From an optimization exercise on the open Yosys and OpenROAD flow, aimed at small area, a short achievable clock period and few clock cycles per item; shortcuts taken in it are not production practice. Function was checked by simulation only, so behaviour that the tests miss may differ from the original. Power is estimated from default activity; no workload was simulated.

### Signal wires on met1

Supply wires on this layer in grey.
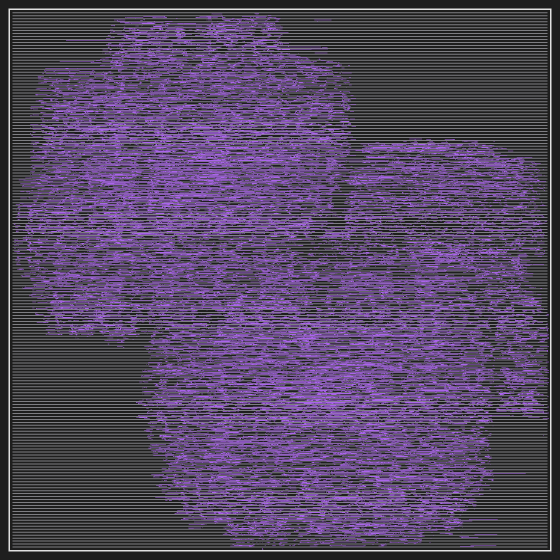
### M2 wires

Scale bar: 100 µm.
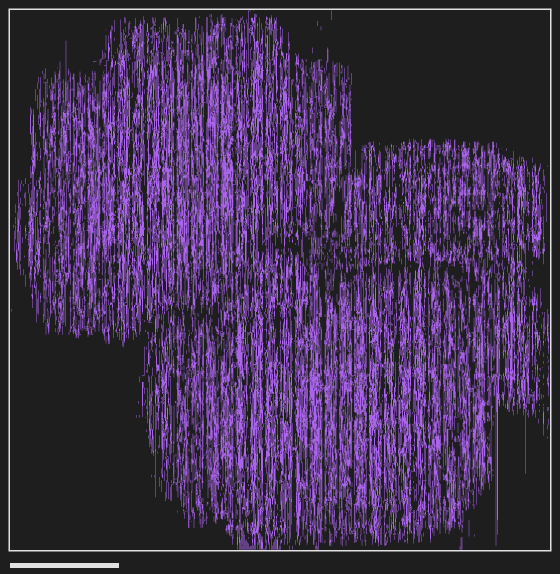
<file path="flow/run.sh">
#!/bin/bash
# synth_recipe.tcl (not shown) runs the flow's synth.tcl, then flattens the netlist and writes it again
# the make line also repeats each setting of config.mk as NAME=value (left out here)
make -C /OpenROAD-flow-scripts/flow DESIGN_CONFIG=/design/flow/config.mk WORK_HOME=/design/flow/orfs CLKGATE_MAP_FILE= SYNTH_SCRIPT=/design/flow/synth_recipe.tcl finish
</file>
<file path="flow/config.mk">
export PLATFORM = sky130hd
export DESIGN_NAME = Axi4LiteFilter
export DESIGN_NICKNAME = Axi4LiteFilter
export VERILOG_FILES = /design/flow/design.v
export SDC_FILE = /design/flow/constraint.sdc
export NUM_CORES = 4
export LEC_CHECK = 0
export CAP_MARGIN = 20
export CORE_MARGIN = 2
export CORE_UTILIZATION = 40
export PLACE_DENSITY = 0.6
export SLEW_MARGIN = 20
</file>
<file path="flow/constraint.sdc">
create_clock -name core_clock -period 13.0 [get_ports {S_AXI_ACLK}]
set_input_delay 2.6000 -clock core_clock [delete_from_list [all_inputs] [get_ports {S_AXI_ACLK}]]
set_output_delay 2.6000 -clock core_clock [all_outputs]
set_load 0.01 [all_outputs]
</file>
<file path="flow/design.v">
module SinglePortRAM #
    (parameter RAM_ADDR_WIDTH = 6, RAM_DATA_WIDTH = 16, RAM_SIZE = 512)
    (
        input       clk,
        input       we,
        input       [RAM_ADDR_WIDTH-1:0] a,
        input       [RAM_DATA_WIDTH-1:0] di,
        output  reg [RAM_DATA_WIDTH-1:0] dout
    );
    reg signed [RAM_DATA_WIDTH-1:0] ram [RAM_SIZE-1:0];
    always @ (posedge clk) begin
        if (we)
            ram[a] <= di;
    end
    always @ * begin 
        dout = ram[a];
    end
endmodule
module Axi4LiteSupporter #
    (parameter C_S_AXI_ADDR_WIDTH = 6, C_S_AXI_DATA_WIDTH = 32)
    (
        output reg  [C_S_AXI_ADDR_WIDTH-1:0] wrAddr,
        output reg  [C_S_AXI_DATA_WIDTH-1:0] wrData,
        output reg  wr,
        output reg  [C_S_AXI_ADDR_WIDTH-1:0] rdAddr,
        input       [C_S_AXI_DATA_WIDTH-1:0] rdData,
        output reg  rd,
        input       S_AXI_ACLK,
        input       S_AXI_ARESETN,
        input       [C_S_AXI_ADDR_WIDTH-1:0] S_AXI_AWADDR,
        input       S_AXI_AWVALID,
        output reg  S_AXI_AWREADY,
        input       [C_S_AXI_DATA_WIDTH-1:0] S_AXI_WDATA,
        input       [3:0] S_AXI_WSTRB,
        input       S_AXI_WVALID,
        output reg  S_AXI_WREADY,
        output reg  [1:0] S_AXI_BRESP,
        output reg  S_AXI_BVALID,
        input       S_AXI_BREADY,
        input       [C_S_AXI_ADDR_WIDTH-1:0] S_AXI_ARADDR,
        input       S_AXI_ARVALID,
        output reg  S_AXI_ARREADY,
        output reg  [C_S_AXI_DATA_WIDTH-1:0] S_AXI_RDATA,
        output reg  [1:0] S_AXI_RRESP,
        output reg  S_AXI_RVALID,
        input       S_AXI_RREADY
    );
    parameter IDLE = 0, RD_INTRANS = 1, WR_INTRANS = 2;
    reg [3:0] nextState, currentState ; 
    reg [C_S_AXI_DATA_WIDTH-1:0] rdDataD, rdDataQ;
    always @ * begin 
		nextState = currentState ;
		wr = 0 ;
		wrAddr = 0 ;
		wrData = 0 ;
		rd = 0 ;
		rdAddr = 0 ;
		S_AXI_ARREADY = 0 ;
		S_AXI_RDATA = 0 ;
		S_AXI_RRESP = 0 ;
		S_AXI_RVALID = 0 ;
		S_AXI_AWREADY = 0 ;
		S_AXI_WREADY = 0 ;
		S_AXI_BRESP = 2'b00 ;
		S_AXI_BVALID = 0 ;
		rdDataD = rdDataQ ;
        case(currentState) 
            IDLE: begin 
                if ( S_AXI_ARVALID ) begin
                    nextState = RD_INTRANS ;
				    S_AXI_ARREADY = 1 ;
				    rdAddr = S_AXI_ARADDR ;
				    rdDataD = rdData ;
				    rd = 1 ;
                end
                else if ( S_AXI_AWVALID && S_AXI_WVALID ) begin
                    nextState = WR_INTRANS ;
                end 
             end
			RD_INTRANS: begin
                S_AXI_RVALID = 1 ;
                S_AXI_RDATA = rdDataQ ;
				S_AXI_RRESP = 2'b00 ;
				if (S_AXI_RREADY) begin
					nextState = IDLE ;
				end
			end
			WR_INTRANS: begin
				S_AXI_AWREADY = 1 ;
				wrAddr = S_AXI_AWADDR;
				S_AXI_WREADY = 1 ;
				wrData = S_AXI_WDATA ;
				wr = 1 ;
                S_AXI_BRESP = 2'b00 ;
                S_AXI_BVALID = 1 ;
				if (S_AXI_BREADY) begin                
					nextState = IDLE;
				end 
			end    
            default: begin
				nextState = IDLE ;
            end
        endcase
    end 
	always @(posedge S_AXI_ACLK) begin
		if ( !S_AXI_ARESETN ) begin
			currentState <= IDLE ;
			rdDataQ <= 0 ;
		end
		else begin
			currentState <= nextState ;
			rdDataQ <= rdDataD ;
		end
	end
endmodule
module Axi4LiteFilter #
    (parameter C_S_AXI_ADDR_WIDTH = 14, C_S_AXI_DATA_WIDTH = 32, FIR_DATA_WIDTH =16, FIR_ADDR_WIDTH = 6, RAM_SIZE = 64)
    (
        input       S_AXI_ACLK,
        input       S_AXI_ARESETN,
        input       [C_S_AXI_ADDR_WIDTH-1:0] S_AXI_AWADDR,
        input       S_AXI_AWVALID,
        output wire  S_AXI_AWREADY,
        input       [C_S_AXI_DATA_WIDTH-1:0] S_AXI_WDATA,
        input       [3:0] S_AXI_WSTRB,
        input       S_AXI_WVALID,
        output wire  S_AXI_WREADY,
        output wire  [1:0] S_AXI_BRESP,
        output wire  S_AXI_BVALID,
        input       S_AXI_BREADY,
        input       [C_S_AXI_ADDR_WIDTH-1:0] S_AXI_ARADDR,
        input       S_AXI_ARVALID,
        output wire  S_AXI_ARREADY,
        output wire  [C_S_AXI_DATA_WIDTH-1:0] S_AXI_RDATA,
        output wire  [1:0] S_AXI_RRESP,
        output wire  S_AXI_RVALID,
        input       S_AXI_RREADY
    );
    wire signed [FIR_DATA_WIDTH-1:0] do_impulse;
    wire signed [FIR_DATA_WIDTH-1:0] do_input;
    parameter IDLE = 0, WR_INPUT = 1, WR_IMPULSE = 2, CONVO = 3, RD_RES = 4 ;
    reg [3:0] nextState, currentState ; 
    reg [FIR_DATA_WIDTH-1:0] di_impulse, di_input;
	reg we_input;
    reg we_impulse;
	reg [C_S_AXI_DATA_WIDTH-1:0] doneD, doneQ, ramSizeD, ramSizeQ;
	reg signed [C_S_AXI_DATA_WIDTH-1:0] sumD, sumQ, resD, resQ, product ;
	reg [FIR_ADDR_WIDTH-1:0] a_input, a_impulse, input_itrD, input_itrQ;
	reg en_counter;
	reg [FIR_ADDR_WIDTH:0] itr;     
	wire [C_S_AXI_ADDR_WIDTH-1:0]wrAddrS;
	wire [C_S_AXI_DATA_WIDTH-1:0]wrDataS;
	wire wrS;
	wire [C_S_AXI_ADDR_WIDTH-1:0] rdAddrS;
	reg [C_S_AXI_DATA_WIDTH-1:0] rdDataS;
	wire rdS;
Axi4LiteSupporter #(.C_S_AXI_ADDR_WIDTH(C_S_AXI_ADDR_WIDTH),.C_S_AXI_DATA_WIDTH(C_S_AXI_DATA_WIDTH)) Axi4LiteSupporter1 (
    .wrAddr(wrAddrS),                     
    .wrData(wrDataS),                     
    .wr(wrS),                             
    .rdAddr(rdAddrS),                     
    .rdData(rdDataS),                     
    .rd(rdS),                             
    .S_AXI_ACLK(S_AXI_ACLK),             
    .S_AXI_ARESETN(S_AXI_ARESETN),       
    .S_AXI_AWADDR(S_AXI_AWADDR),         
    .S_AXI_AWVALID(S_AXI_AWVALID),       
    .S_AXI_AWREADY(S_AXI_AWREADY),       
    .S_AXI_WDATA(S_AXI_WDATA),           
    .S_AXI_WSTRB(S_AXI_WSTRB),           
    .S_AXI_WVALID(S_AXI_WVALID),         
    .S_AXI_WREADY(S_AXI_WREADY),         
    .S_AXI_BRESP(S_AXI_BRESP),           
    .S_AXI_BVALID(S_AXI_BVALID),         
    .S_AXI_BREADY(S_AXI_BREADY),         
    .S_AXI_ARADDR(S_AXI_ARADDR),         
    .S_AXI_ARVALID(S_AXI_ARVALID),       
    .S_AXI_ARREADY(S_AXI_ARREADY),       
    .S_AXI_RDATA(S_AXI_RDATA),           
    .S_AXI_RRESP(S_AXI_RRESP),           
    .S_AXI_RVALID(S_AXI_RVALID),         
    .S_AXI_RREADY(S_AXI_RREADY)          
    ) ;
SinglePortRAM #(.RAM_ADDR_WIDTH(FIR_ADDR_WIDTH),.RAM_DATA_WIDTH(FIR_DATA_WIDTH),.RAM_SIZE(RAM_SIZE)) FilterRAM1 (
        .clk(S_AXI_ACLK),
        .we(we_input),
        .a(a_input),
        .di(di_input),
        .dout(do_input)
    );
SinglePortRAM #(.RAM_ADDR_WIDTH(FIR_ADDR_WIDTH),.RAM_DATA_WIDTH(FIR_DATA_WIDTH),.RAM_SIZE(RAM_SIZE)) ImpulseRAM1 (
        .clk(S_AXI_ACLK),
        .we(we_impulse),
        .a(a_impulse),
        .di(di_impulse),
        .dout(do_impulse)
    );
    always @(posedge S_AXI_ACLK) begin
		if ( !S_AXI_ARESETN ) begin
			currentState <= IDLE ;
			input_itrQ <= 0;
			sumQ <= 0 ;
			resQ <= 0;
			ramSizeQ <= 0;
			itr <= 0 ;
			doneQ <= 0 ;
		end
		else begin
			currentState <= nextState ;
			input_itrQ <= input_itrD ;
			sumQ <= sumD ;
			resQ <= resD;
			ramSizeQ <= ramSizeD ;
			doneQ <= doneD ;
			if (en_counter) begin
			    itr <= itr + 1 ;
			    if (itr >= ramSizeQ)
			        itr <= 0 ;
			end
		end
	end
	always @ * begin
	   nextState = currentState ;
	   input_itrD = input_itrQ ;
	   resD = resQ ;
	   ramSizeD = ramSizeQ ;
	   doneD = doneQ ;
	   sumD = 0 ;
	   we_input = 0 ;
	   we_impulse = 0 ;
	   rdDataS = 0 ;
	   a_impulse = 0 ;
	   a_input = 0 ;
	   di_input = 0 ;
	   di_impulse = 0 ;
	   en_counter = 0 ;
	   product = 0 ;
	   if (rdS && rdAddrS == 14'b01000000000100) begin    
	       rdDataS = doneQ ;
	       if(doneQ == 1)begin
	           doneD = 0 ;
	       end
	   end
	   if (wrS && wrAddrS == 14'b01000000001000) begin    
	       ramSizeD = wrDataS ;
	   end
	   case(currentState)
	   IDLE:begin
               if (wrS) begin
                   if (wrAddrS[C_S_AXI_ADDR_WIDTH-1:11] == 0) begin   
                       nextState = WR_INPUT;
                       a_input = wrAddrS[7:2];
                       input_itrD = wrAddrS[7:2];
                       we_input = 1;
                       di_input = wrDataS;
                   end
                   if (wrAddrS[C_S_AXI_ADDR_WIDTH-1:11] == 1) begin   
                       nextState = WR_IMPULSE;
                       a_impulse = wrAddrS[7:2];
                       we_impulse = 1 ;
	                   di_impulse = wrDataS ;
	                   a_input = wrAddrS[7:2];
	                   we_input = 1 ;
	                   di_input = 0 ;
                   end
               end
               if (rdS && rdAddrS == 14'b01000000000000) begin   
	               rdDataS = resQ;
                   nextState = RD_RES;
               end
	       end
	   WR_INPUT:begin
               nextState = CONVO;
	       end
	   WR_IMPULSE:begin
	           nextState = IDLE;
	       end
	   CONVO:begin
	           en_counter = 1;
	           a_impulse = itr;
	           if (itr > input_itrQ) begin
	               a_input = input_itrQ - itr + ramSizeQ ; 
	           end else if (itr <= input_itrQ) begin
	               a_input = input_itrQ - itr ;
	           end
	           product = do_impulse * do_input;
	           sumD = sumQ + product;
	           if (itr >= ramSizeQ) begin
	               resD = sumD;
	               resD = (resD + 16384) >> 15 ;
	               resD = { {16{resD[15]}}, resD[15:0] };
	               nextState = IDLE;
	               doneD = 1 ;
	           end
	       end
	   RD_RES:begin
	           nextState = IDLE ;
	       end
	   default:begin
	           nextState = IDLE;
	       end
	   endcase
	end
endmodule
</file>
==> key figures <==
Worst setup path
  • FF-to-FF setup slack: ~1.2 ns
  • CP max-delay cell: o32ai_1
  • Req. time, crit path: about 14 ns
  • Nature of the critical path startpoint: input pin
  • Critical Path End: resQ[9]
  • Worst r2r path cells: 49
  • FF-to-FF End: resQ[9]
  • Crit path launch: S_AXI_AWADDR[13]
  • Worst r2r src: itr[0]
  • CP Max Fanout: 18

Route
  • DRC viols: 0
  • Final wirelength: 320000 µm
  • Avg Vias per Cell: 5.77
  • Total number of vias: 67700
  • WL per Instance: 27.3 µm

Final layout
  • Multi-input gate area: 0.0288 mm²
  • Area grow syn2layout: 21.1%
  • Utilization after layout: 0.486
  • Non-Filler Instances: 11700
  • Filler Cell Count: 20900
  • Final net count: 8833

Status
  • Status: timing/DRC/antenna clean

Clocking
  • Worst-skew pair later-pin latency: 0.92 ns
  • TritonCTS clock tree: done
  • CTS H-tree lvls: 4
  • Root buffer cell: clkbuf_16
  • # clock sinks: 2209
  • Clk buf depth: 3

Global route
  • Initial antenna violation count: 16
  • GRT Total Usage: 0.259
  • Total global routing overflow: 0
  • Largest net degree at the start of global routing: between 60 and 70

Synth
  • Post-synth top area cell: edfxtp_1
  • Post-synthesis compound-gate area fraction: 0.0937
  • Cell variety after synth: 94
  • Post-synth EDFFs: 2048
  • Post-synthesis register bit count: around 2200
  • Fraction of registers with async set/reset: 0
  • Post-synthesis cell count: about 7300
  • Synth area leaders: edfxtp_1 64%, fa_1 6.0%, nand2_1 4.5%, dfxtp_1 3.3%, o22ai_1 2.0%
  • Synth Area per Inst: 13.1 µm²
  • Adder-Cell Fraction of Synth Area: 0.0760

Job
  • Max cap viols: 0

Place
  • Placed instance area: 0.109 mm²
  • Post-detail-place hpwl: 216000 µm
  • Placed Cells: 11300
  • Pre-CTS setup slack: -1.08 ns

Timing
  • Clk_skew: 0.0766 ns
  • Max-slew violations: 0
  • Worst-margin pin slew: 1.21 ns
  • WHS: 0.455 ns
  • TNS Setup: 0 ns
  • Final worst slack: 0.269 ns
  • Final Hold Fails: 0
  • Final Cycle Share: 0.979
  • Fin crit period: between 10 and 15 ns
  • Fmax: 78.5 MHz

Floorplan
  • Area of the die: 0.245 mm²
  • Die width: 495 µm
  • FP Rows: 180

Hold path
  • Hold Crit Class: reg2reg
  • Cells on Worst Hold Path: 2

Power
  • P_sw: 2.94 mW
  • Cell Pwr Density: between 100 and 150 mW/mm²
  • Int Power: 11.4 mW
  • Switching share of power: 0.204
  • Total Power: 14.4 mW
  • Leakage power: 46.3 nW
Testbench counts, summed over its fixed seeds: cycles 134,400, samples 1,920.
Notes on 'Signal wires on met1' above:
nets with wire on the layer: 8394
wire length on this layer: 125 mm
longest straight run: 121 µm

Notes on 'M2 wires' above:
main direction: vertical
wire length on this layer: 145 mm
nets with wire on the layer: 7318

## cells by family (layout without fill, tap and decap cells)
kind of cell,after synthesis,in the layout
DFF,2209,2209
buffers and inverters,806,2012
other,1,9
and+or+nand+nor,2424,2424
muxes,56,56
adders and majority gates,411,411
AOI/OAI and AO/OA,1364,1364
xor gates and xnor gates,63,63
## per-layer routing
metal  wire [µm]  track usage
met5          47            0
met4       14800        0.107
met3       34800       0.0550
met2      145000        0.400
met1      125000        0.354
## timing repair
action / in CTS / in global routing
gates resized for setup: 2 / 43
hold buffers: 0 / 0
endpoints found under the hold margin: 0 / 0
endpoints found under the setup margin: 6 / 12
pin swaps: 0 / 7
buffers inserted: 0 / 7
## state kept, by name, summed over array words and instances (netlist names)
signal / count
Axi4LiteSupporter1.currentState: 2
Axi4LiteSupporter1.rdDataQ: 32
FilterRAM1.ram: 1024
ImpulseRAM1.ram: 1024
currentState: 3
doneQ: 32
input_itrQ: 6
itr: 7
ramSizeQ: 32
resQ: 16
sumQ: 31
## layout make-up
cell class              count  share of cell area
inverters                 376              0.0121
clock inverters           117              0.0119
multi-input cells        4322               0.247
well taps                3185              0.0341
flip-flops and latches   2209               0.555
clock buffers             297              0.0523
diodes                      5            0.000107
repair buffers           1222              0.0883
## power groups by stage
stage / sequential (mW) / clock [mW] / combinational (mW)
5_1_grt: 7.65 / 6.83 / 0.222
3_3_place_gp: 7.81 / 0 / 0.205
6_report: 7.65 / 6.52 / 0.211
4_1_cts: 7.65 / 6.57 / 0.208
2_1_floorplan: 7.80 / 0 / 0.0829
3_5_place_dp: 7.81 / 0 / 0.206
## layout by cell type (no fill, tap or decap), types with 161 or more instances in the layout
cell,instances
nand3_1,359
fa_1,290
buf_4,1044
dfxtp_1,161
a21oi_1,272
clkbuf_16,223
o22ai_1,313
nor2_1,461
nand2_1,1144
inv_1,371
edfxtp_1,2048
## cells in the mapped netlist, drive strengths merged, types with 66 or more instances
library cell,n
a21oi,275
a22oi,66
a31oi,148
and2,96
buf,248
clkbuf,182
dfxtp,161
edfxtp,2048
fa,291
ha,120
inv,372
nand2,1157
nand3,360
nor2,484
o211ai,68
o21ai,151
o221ai,74
o22ai,314
## worst max-delay path, delay by kind of cell
kind	cells	cell delay (ns)
buffers and inverters	16	2.88
AO/OA/AOI/OAI	9	2.75
XOR/XNOR	2	0.38
adder cells (fa/ha/maj)	7	3.18
AND/OR/NAND/NOR	8	1.66

[separate check: timing with driven ports]
Ports are ideal in the flow. The routed layout listed here was re-timed in OpenROAD.
Step 1 sets driving cells, clkbuf_16 on the clock port and buf_2 on the other inputs (assumed; they add their load-dependent delay and slew).
Step 2 times the ports against the registers' clock, not the clock port: input delays grow and output delays shrink by t, the midpoint of the rising clock arrivals with the driver on.
Slacks: ideal / step 1 / step 2; pairs: ideal / step 1.
t, ns: 0.965
slack for setup (ns): 0.269 / 0.323 / -0.642
hold WS [ns]: 0.455 / 0.455 / 0.455
worst setup path after step 2: input to register
worst slew at a driven data input, ns: 0.23
Met with ideal ports but missed after step 2: setup timing in this run. For this run, drivers alone change the setup slack by +0.054 ns; drivers and shift together by -0.911 ns.
